From an optimization exercise on the open Yosys and OpenROAD flow, aimed at small area and a short achievable clock period; shortcuts taken in it are not production practice. The RTL was checked by simulation tests, not by an equivalence proof against the original design. No activity file was given, so power comes from the tool's default toggle rates.

`flow/config.mk`:
```
export PLATFORM = sky130hd
export DESIGN_NAME = MDL_pipe_BUT
export DESIGN_NICKNAME = MDL_pipe_BUT
export VERILOG_FILES = /design/flow/design.v
export SDC_FILE = /design/flow/constraint.sdc
export NUM_CORES = 4
export LEC_CHECK = 0
export CAP_MARGIN = 20
export CORE_MARGIN = 2
export CORE_UTILIZATION = 40
export SLEW_MARGIN = 20
```
`flow/constraint.sdc`:
```
create_clock -name core_clock -period 8.5 [get_ports {iSYS_CLK}]
set_input_delay 1.7000 -clock core_clock [delete_from_list [all_inputs] [get_ports {iSYS_CLK}]]
set_output_delay 1.7000 -clock core_clock [all_outputs]
set_load 0.01 [all_outputs]
```
`flow/run.sh`:
```
#!/bin/bash
# synth_recipe.tcl (not shown) runs the flow's synth.tcl, then flattens the netlist and writes it again
# the make line also repeats each setting of config.mk as NAME=value (left out here)
make -C /OpenROAD-flow-scripts/flow DESIGN_CONFIG=/design/flow/config.mk WORK_HOME=/design/flow/orfs CLKGATE_MAP_FILE= SYNTH_SCRIPT=/design/flow/synth_recipe.tcl finish
```
`flow/design.v`:
```
`timescale 1ns/10ps
module MDL_MODMUL
#(
	parameter D	 = 30,
	parameter PRM_Q1 = 134250497,	 
	parameter PRM_Q2 = 536903681	 
)
(
	input				iSYS_CLK		,
	input				iSYS_RST		,
	input	[1:0]		iFSM_START		,    
	input	[D-1:0]		iA				,
	input	[D-1:0]		iB				,
	output	[D-1:0]		oR					 
);
reg			[14:0]	ah;
reg			[14:0]	al;
reg			[14:0]	bh;
reg			[14:0]	bl;
always@(posedge iSYS_CLK)
begin
	if(~iSYS_RST)
	begin
		ah	<= 'b0;
		al	<= 'b0;
		bh	<= 'b0;
		bl	<= 'b0;
	end		
	else if (iFSM_START)
	begin		
		ah	<= (iFSM_START == 2'b01) ? iA[27:14] : (iFSM_START == 2'b10) ? iA[29:15] : 'b0;
		al	<= (iFSM_START == 2'b01) ? iA[13:0]  : (iFSM_START == 2'b10) ? iA[14:0]  : 'b0;			
		bh	<= (iFSM_START == 2'b01) ? iB[27:14] : (iFSM_START == 2'b10) ? iB[29:15] : 'b0;
		bl	<= (iFSM_START == 2'b01) ? iB[13:0]  : (iFSM_START == 2'b10) ? iB[14:0]  : 'b0;
	end	
end
wire	[D-1:0]		albl;
wire	[D-1:0]		albh;
wire	[D-1:0]		ahbl;
wire	[D-1:0]		ahbh;
assign	albl = al * bl;
assign	albh = al * bh;
assign	ahbl = ah * bl;
assign	ahbh = ah * bh;
reg			[59:0]		c;
reg			[30:0]		d;
always@(posedge iSYS_CLK)
begin
	if(~iSYS_RST)
	begin
		c	<= 'b0;
		d	<= 'b0;
	end		
	else if (iFSM_START)
	begin		
		c	<= (iFSM_START == 2'b01) ? {ahbh[27:0], albl[27:0]} :
					(iFSM_START == 2'b10) ? {ahbh, albl} : 'b0;				
		d	<= albh + ahbl;
	end	
end
reg			[29:0]		q1x1;		 
reg			[28:0]		q1y1;		 
reg			[27:0]		q1x2;		 
reg			[27:0]		q1y2;		 
reg			[30:0]		q2x1;		 
reg			[30:0]		q2y1;		 
reg			[29:0]		q2x2;		 
reg			[29:0]		q2y2;		 
reg			[59:0]		tc;
reg			[30:0]		td;
always@(posedge iSYS_CLK)
begin
	if(~iSYS_RST)
	begin
		q1x1	<= 'b0;
		q1y1	<= 'b0;
		q1x2	<= 'b0;
		q1y2	<= 'b0;
		q2x1	<= 'b0;
		q2y1	<= 'b0;
		q2x2	<= 'b0;
		q2y2	<= 'b0;
		tc		<= 'b0;
		td		<= 'b0;
	end		
	else if (iFSM_START)
	begin
		tc		<= c;
		td		<= d;		
		q1x1	<= (c[50:39] << 15) + c[55:39] + (c[55:54] << 15) + c[55:54];
		q1y1	<= (c[38:27] << 15) + c[53:27] + (c[55:51] << 15) + c[55:51];
		q1x2	<= (d[12:0] << 14) + (d[28:25] << 15);
		q1y2	<= (d[24:13] << 15) + d[28:13];		
		q2x1	<= (c[56:43] << 15) + c[59:43] + c[59:58] + (c[59:58] << 15);
		q2y1	<= (c[57:29] + (c[42:29] << 15) + (c[59:57] << 15) + c[59:57]);
		q2x2	<= (d[13:0] << 15) + (d[30:28] << 15);
		q2y2	<= (d[27:14] << 15) + d[30:14];
	end	
end
reg signed [30:0]		q1rd1;		 
reg signed [28:0]		q1rd2;		 
reg signed [31:0]		q2rd1;		 
reg signed [30:0]		q2rd2;		 
always@(posedge iSYS_CLK)
begin
	if(~iSYS_RST)
	begin
		q1rd1	<= 'b0;
		q1rd2	<= 'b0;
		q2rd1	<= 'b0;
		q2rd2	<= 'b0;
	end		
	else if (iFSM_START)
	begin
		q1rd1	<= q1x1 - q1y1 + tc[26:0];
		q1rd2	<= q1x2 - q1y2 + td[28:25];
		q2rd1	<= q2x1 - q2y1 + tc[28:0];
		q2rd2	<= q2x2 - q2y2 + td[30:28];
	end	
end
reg  signed [31:0]		q1sum;	 
reg  signed [32:0]		q2sum;	 
always@(posedge iSYS_CLK)
begin
	if(~iSYS_RST)
	begin
		q1sum	<= 'b0;
		q2sum	<= 'b0;
	end		
	else if (iFSM_START)
	begin
		q1sum	<= {q1rd1[30],q1rd1} + {{3{q1rd2[28]}},q1rd2};
		q2sum	<= {q2rd1[31],q2rd1} + {{2{q2rd2[30]}},q2rd2};
	end	
end
wire signed [27:0]		q1sum0	=	{1'b0,q1sum[26:0]};
wire signed [4:0]		q1sum1	=	q1sum[31:27];
wire signed [29:0]		q2sum0	=	{1'b0,q2sum[28:0]};
wire signed [3:0]		q2sum1	=	q2sum[32:29];
wire signed [28:0]		tq1rd;
wire signed [30:0]		tq2rd;
assign	tq1rd	= (q1sum0 - q1sum1 - (q1sum1 << 15));
assign	tq2rd	= (q2sum0 - q2sum1 - (q2sum1 << 15));
reg signed [28:0]		q1rd;
reg signed [28:0]		q1;
reg signed [30:0]		q2rd;
reg signed [30:0]		q2;
always@(posedge iSYS_CLK)
begin
	if(~iSYS_RST)
	begin
		q1rd	<= 'b0;
		q1		<= 'b0;
		q2rd	<= 'b0;
		q2		<= 'b0;
	end		
	else if (iFSM_START)
	begin
		q1rd	<= (tq1rd);
		q1		<= (tq1rd[28]) ? PRM_Q1 : -PRM_Q1;
		q2rd	<= (tq2rd);
		q2		<= (tq2rd[30]) ? PRM_Q2 : -PRM_Q2;
	end	
end
wire signed [28:0]		q1addq	=	q1rd + q1;
wire signed [30:0]		q2addq	=	q2rd + q2;
reg  [D-1:0]		q1res;
reg  [D-1:0]		q2res;
always@(posedge iSYS_CLK)
begin
	if(~iSYS_RST)
	begin
		q1res	<= 'b0;
		q2res	<= 'b0;
	end		
	else if (iFSM_START)
	begin
		q1res	<= (q1addq[28]) ? q1rd : q1addq;
		q2res	<= (q2addq[30]) ? q2rd : q2addq;
	end	
end
assign	oR		=	(iFSM_START == 2'b01) ? q1res : (iFSM_START == 2'b10) ? q2res : 'b0;
endmodule
`timescale 1ns/10ps
module MDL_pipe_BUT #(
	parameter D		= 30
)
(
    input  	wire          	iSYS_CLK	,
    input 	wire			iSYS_RST	,
    input	wire			iFSM_START	,
    input  	wire          	iCTL_SEL	,  
    input	wire  [1:0]		iCTL_Q		,
    input  	wire  [D-1:0] 	iA			,
    input  	wire  [D-1:0] 	iB			,
    input  	wire  [D-1:0] 	iW			,
    output 	   	  [D-1:0] 	oA			,
    output 	      [D-1:0] 	oB		
);
	localparam 	integer		D1 			= 28;
	localparam 	[D-1:0] 	PRM_Q1 		= 30'd134250497;
	localparam 	[D-1:0] 	PRM_Q2 		= 30'd536903681;
	wire    	[D-1:0]   	PRM_Q  		= (iCTL_Q==2'd1) ? PRM_Q2 : PRM_Q1;
	localparam 	[D-1:0] 	GS_VAL1 	= (PRM_Q1 + 1) >> 1;
	localparam 	[D-1:0] 	GS_VAL2 	= (PRM_Q2 + 1) >> 1;
	wire		[D-2:0]		gs_val		= iCTL_Q ? GS_VAL2 : GS_VAL1;
	wire 		[D1-1:0] 	mul_result1;
	wire 		[D-1:0] 	mul_result2;
	wire 		[D-1:0] 	mul_result 	= iCTL_Q ? mul_result2 : mul_result1;
    wire signed [D:0] 		itl_temp_sub;
    wire 		[D-1:0] 	itl_temp_mod;
    wire  		[D-1:0] 	itl_final;
    assign itl_temp_sub = iA - iB;
    assign itl_temp_mod = itl_temp_sub[D] ? (itl_temp_sub + PRM_Q) : itl_temp_sub;
    assign itl_final 	= (iCTL_SEL) ? itl_temp_mod : iB;
    reg 		[D-1:0]		A0;
    reg 		[D-1:0]		A1;
    reg 		[D-1:0]		A2;
    reg 		[D-1:0]		A3;
    reg 		[D-1:0]		A4;
    reg 		[D-1:0]		A5;
    reg 		[D-1:0]		A6;
    reg 		[D-1:0]		B0;
    reg 		[D-1:0]		B1;
    reg 		[D-1:0]		B2;
    reg 		[D-1:0]		B3;
    reg 		[D-1:0]		B4;
    reg 		[D-1:0]		B5;
    reg 		[D-1:0]		B6;
    always@(posedge iSYS_CLK)
	    if (!iSYS_RST) 
		    begin
		    	A0  			<=	{D{1'b0}};
		    	A1          	<=  {D{1'b0}};
		    	A2          	<=  {D{1'b0}};
		    	A3          	<=  {D{1'b0}};
		    	A4          	<=  {D{1'b0}};
		    	A5          	<=  {D{1'b0}};
		    	A6          	<=  {D{1'b0}};
		    	B0				<=	{D{1'b0}};
		    	B1				<=  {D{1'b0}};
		    	B2				<=  {D{1'b0}};
		    	B3				<=  {D{1'b0}};
		    	B4				<=  {D{1'b0}};
		    	B5				<=  {D{1'b0}};
		    	B6				<=  {D{1'b0}};
		    end 
	    else if (iFSM_START)
		    begin
		        A0  		<=	iA;
		    	A1          <=  A0;
		    	A2          <=  A1;
		    	A3          <=  A2;
		    	A4          <=  A3;
		    	A5          <=  A4;
		    	A6          <=  A5;
		    	B0			<=	iB;
		    	B1			<=  B0;
		    	B2			<=  B1;
		    	B3          <=  B2;
		    	B4          <=  B3;
		    	B5          <=  B4;
		    	B6          <=  B5;
		    end 
    wire	[D-1:0]	res_modmul;
    wire	[1:0]	FSM_MODMUL;
    assign	FSM_MODMUL	=	(iFSM_START == 1 && iCTL_Q == 0) ? 2'b01	:
    						(iFSM_START == 1 && iCTL_Q == 1) ? 2'b10	: 0;
    MDL_MODMUL modmul_ins
    (
        .iSYS_CLK	(iSYS_CLK		),
        .iSYS_RST	(iSYS_RST		),
        .iFSM_START	(FSM_MODMUL		),
        .iA			(itl_final		), 
        .iB			(iW				),
        .oR			(res_modmul		)
    );
    assign	mul_result1 = res_modmul[D1-1:0];
	assign	mul_result2 = res_modmul;
    wire 		[D-1:0] 	bfu_add_temp;
    wire 		[D:0]   	bfu_add_sum;
    wire 		[D-1:0] 	bfu_add_mod;
    wire 		[D-1:0] 	bfu_add_final;    
    assign bfu_add_temp  = (iCTL_SEL) ? B6 : mul_result;
    assign bfu_add_sum   = A6 + bfu_add_temp;
    assign bfu_add_mod   = (bfu_add_sum >= PRM_Q) ? (bfu_add_sum - PRM_Q) : bfu_add_sum;
    assign bfu_add_final = (bfu_add_mod[0]) ? (bfu_add_mod[D-1:1] + gs_val) : bfu_add_mod[D-1:1];
    wire signed [D:0] 		bfu_sub_diff;
    wire 		[D-1:0] 	bfu_sub_mod;
    wire 		[D-1:0] 	bfu_sub_final;
    assign bfu_sub_diff  = (iCTL_SEL) ? mul_result : A6 - mul_result;
    assign bfu_sub_mod   = bfu_sub_diff[D] 	? (bfu_sub_diff + PRM_Q) : bfu_sub_diff;
    assign bfu_sub_final = bfu_sub_mod[0]	? (bfu_sub_mod[D-1:1] + gs_val) : bfu_sub_mod[D-1:1]; 
    reg   [D-1:0] 	res_oA;
    reg   [D-1:0] 	res_oB;	
    always@(posedge iSYS_CLK)
	    if (!iSYS_RST) 
		    begin
		    	res_oA		<= 	{D{1'b0}};
		    	res_oB		<= 	{D{1'b0}};
		    end 
	    else if (iFSM_START)
		    begin
		        res_oA      <=  (iCTL_SEL) ? bfu_add_final : bfu_add_mod;
		        res_oB      <=  (iCTL_SEL) ? bfu_sub_final : bfu_sub_mod;
		    end 
	assign oA = res_oA;
	assign oB = res_oB;
endmodule
```
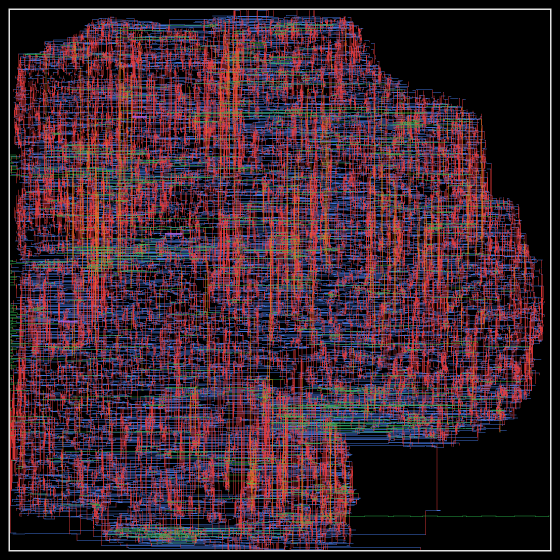
wires.png
colour	layer	wire length
purple	metal 5	43.2 µm
blue	metal 1	152 mm
orange	metal 4	9750 µm
red	metal 2	141 mm
green	metal 3	17800 µm

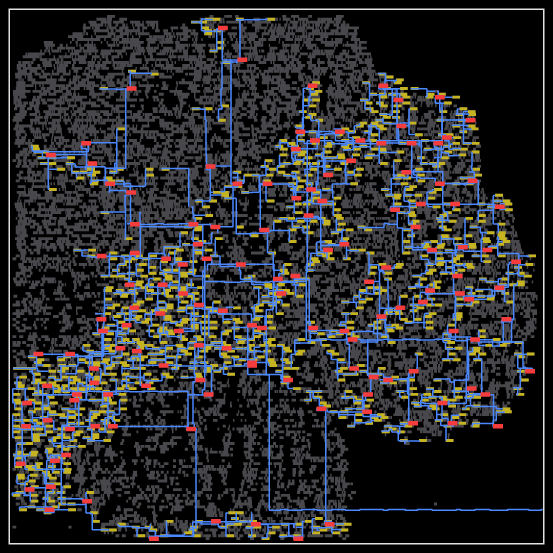
clk_routes.png
[red] clock drivers | count: 141
[yellow] flip-flops | count: 1164
[blue] clock wires | length: 17300 µm
routed clock nets	142
clk pwr: 6.47 mW
Fin Clk Skew: 0.0536 ns
clock power share: 0.375
clock latency on the worst-skew pair: 0.83 ns

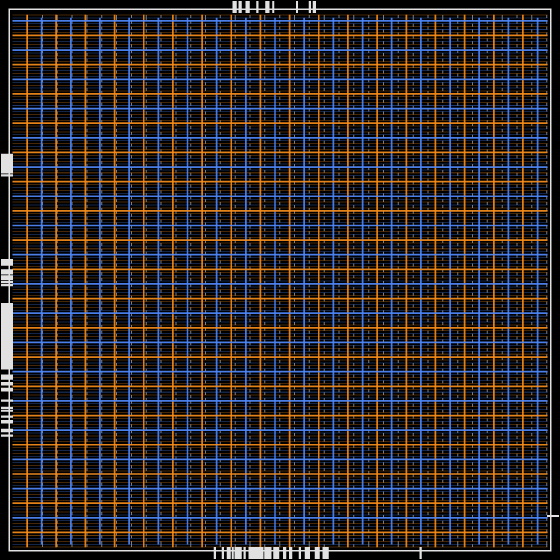
power_grid.png
Pins as bars on the die edge. Tap cells in grey.
colour	net
orange	VSS
blue	VDD
rows	182
met1 rails	183
met4 straps	36
signal pins	156

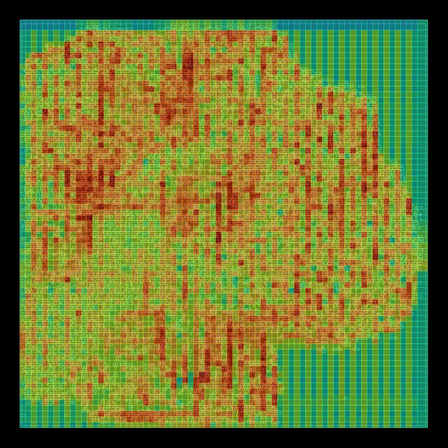
congestion.png
Core Util, Final: 0.453
WL per Instance: 20.5 µm

==> run summary <==
pwr/cell area 154 mW/mm²; fin crit period 8.12 ns; Pins Over Slew Limit 0; Synth Cell Area 0.0994 mm²; Logic inverters 1335; count leader, synth nand2_1; TritonRoute pass-1 iters 6; GR Util met3 0.0329; Worst path depth 32; r2r endpoint modmul_ins.d[29]$_SDFFE_PN0P_; MaxCap Viol Count 0; drt drc 0; placed cell count 15364; Fin Hold WS 0.444 ns; vias in the first global route 81473; Avg Cell Area, Syn 8.24 µm²; initial core utilization 0.403; commonest cells in the netlist 1597 x nand2_1, 1333 x inv_1, 1164 x dfxtp_1; reg-to-reg slack, setup 0.48 ns; Multi-input comb cells 8923; CTS root buf clkbuf_16; overall routed net length 321000 µm; RD Place Congestion 0.957; sequential cell area share 0.209; worst hold path endpoint modmul_ins.tc[6]$_SDFFE_PN0P_; Area-dominant class multi-input gates; number of cells on the worst hold path 2; ClkCell Share 0.0450; uppermost routed layer met5; initial antenna violation count 14; Slew headroom 0.264; WP data arrival 8.89 ns; grt total ovfl 0; register area 0.0233 mm²; fraction of area in multi-input gates 0.617; setup slack after layout 0.379 ns; TritonCTS Buffers 141; clock transition at the registers of the reported paths 0.06 ns; # clk buffers 181; Max Buffers Root-to-Sink 3; GRT Util Overall 0.249; number of buffers and inverters on the critical path 4; sequential share of the synthesized area 0.235; # rows 182; status timing/DRC/antenna clean; CP required 9.27 ns; crit path to res_oA[27]$_SDFFE_PN0P_; Async SR Flop Fraction 0; CTS Sinks 1164; die area 0.252 mm²; H-tree Lvls 4; nonclk buf count 632; Power Total 17.2 mW; pre-CTS WS -0.747 ns; post-DP HPWL 253000 µm; Starting DRT DRC Count 6342; GR Util met2 0.385; area leader, netlist dfxtp_1; area share of the largest cell type after synthesis 0.235; n_taps 3312; fin cells 15627; CTS tree done; fin area 0.112 mm²; IO Pins 156; Fin. Hold Viols 0; DRT antenna net count 0; Hold Crit Class flip-flop to flip-flop; Leakage 49.9 nW; largest net degree at the start of global routing 186; crit path capture type flip-flop; commonest non-fill, non-tap cell in the layout nand2_1; Tightest Pin Transition 1.10 ns; # fillers 24543; most frequent cells in the layout 1593 x nand2_1, 1333 x inv_1, 1150 x dfxtp_1; Final Net Count 13923; Warnings, synthesis 2; first-pass GRT wire length 488000 µm; RSZ-0062 raised after global routing false; Distinct cells, synth 102; Via-to-Cell Ratio 5.41; maximum VDD drop 196 µV; Port Buffer Count 155; R2R cell count 29; setup TNS 0 ns; DP Area 0.107 mm²; DIE HEIGHT 502 µm; non-clk buf share 0.0470; final setup fails 0; Seq cells 1164; critical path's largest stage delay 0.48 ns; worst setup path start iCTL_Q[0]; routing usage on met1 0.362; syn_nets 13790; layout cell share with drive strength beyond 1 0.0697; Mapped Cells 12064; Worst path slowest cell or4b_1; GR peak layer met2; Die Wd 502 µm; Worst R2R Start modmul_ins.ah[4]$_SDFFE_PN0P_; WL met1 152000 µm; Core Area 0.246 mm²; crit path kind input pin to flip-flop; n_diodes 7; Multi-input gate area 0.0689 mm²; main flop type after synthesis dfxtp_1; number of synthesized flops with an enable pin 0; launching element type of the critical path input pin; synth top area cells dfxtp_1 23%, fa_1 16%, ha_1 10%, nand2_1 6.0%, inv_1 5.0%; Area Growth Syn to Fin 12.4%; #FFs+latches synth 1164; fmax 123 MHz; Worst path most repeated cell buf_4; via count 84555; delay-heaviest family, CP compound AO/OA/AOI/OAI gates; # hold bufs at CTS 0; Hold Startpoint modmul_ins.c[6]$_SDFFE_PN0P_; met3 WL 17800 µm; met2 routed WL 141000 µm; CP Max Fanout 11; final worst path period share 0.955
==> cells by family after synthesis <==
| logic type | Yosys count | share of synthesized area |
|---|---|---|
| simple gates | 4039 | 0.184 |
| compound gates | 2160 | 0.137 |
| buf+inv | 1977 | 0.0749 |
| fa+ha+maj | 1631 | 0.266 |
| flops | 1164 | 0.235 |
| xor+xnor | 565 | 0.0499 |
| mux | 528 | 0.0537 |
==> power by group <==
group / internal, mW / switching [mW]
Sequential: 5.73 / 0.342
Combinational: 1.82 / 2.88
Clock: 3.77 / 2.70
==> timing repair <==
action,CTS,global route
gates resized for setup,0,20
endpoints found under the setup margin,0,13
setup buffers,0,1
==> flip-flops by register name, summed over array words and instances, names as in the netlist, 31 cells and up <==
signal / count
modmul_ins.q2rd1: 32
modmul_ins.d: 31
modmul_ins.q2sum: 33
modmul_ins.q2rd2: 31
modmul_ins.q2x1: 31
modmul_ins.q1rd1: 31
modmul_ins.q1sum: 32
modmul_ins.q2y1: 31
modmul_ins.c: 60

-- static timing again, ports no longer ideal --
The flow's constraints put no driver on any port. The routed layout listed below was extracted and timed again, unchanged, in two steps. Step 1, drivers: a clkbuf_16 drives iSYS_CLK and a buf_2 each remaining input, both assumed. Step 2 also shifts input and output timing later by t, the mid clock arrival at the registers, as if the neighbouring blocks saw the same clock. Slacks: no drivers / after step 1 / after step 2; pairs: no drivers / after step 1.
t (ns): 0.905
setup WS [ns]: 0.379 / 0.298 / -0.607
latest minus earliest clock arrival (ns): 0.057 / 0.057
slew at the worst register clock pin (ns): 0.07 / 0.07
With both steps, setup timing fails in this run, where it was met with ideal ports. The setup slack of this run moves by -0.081 ns with the drivers and by -0.986 ns with both steps.
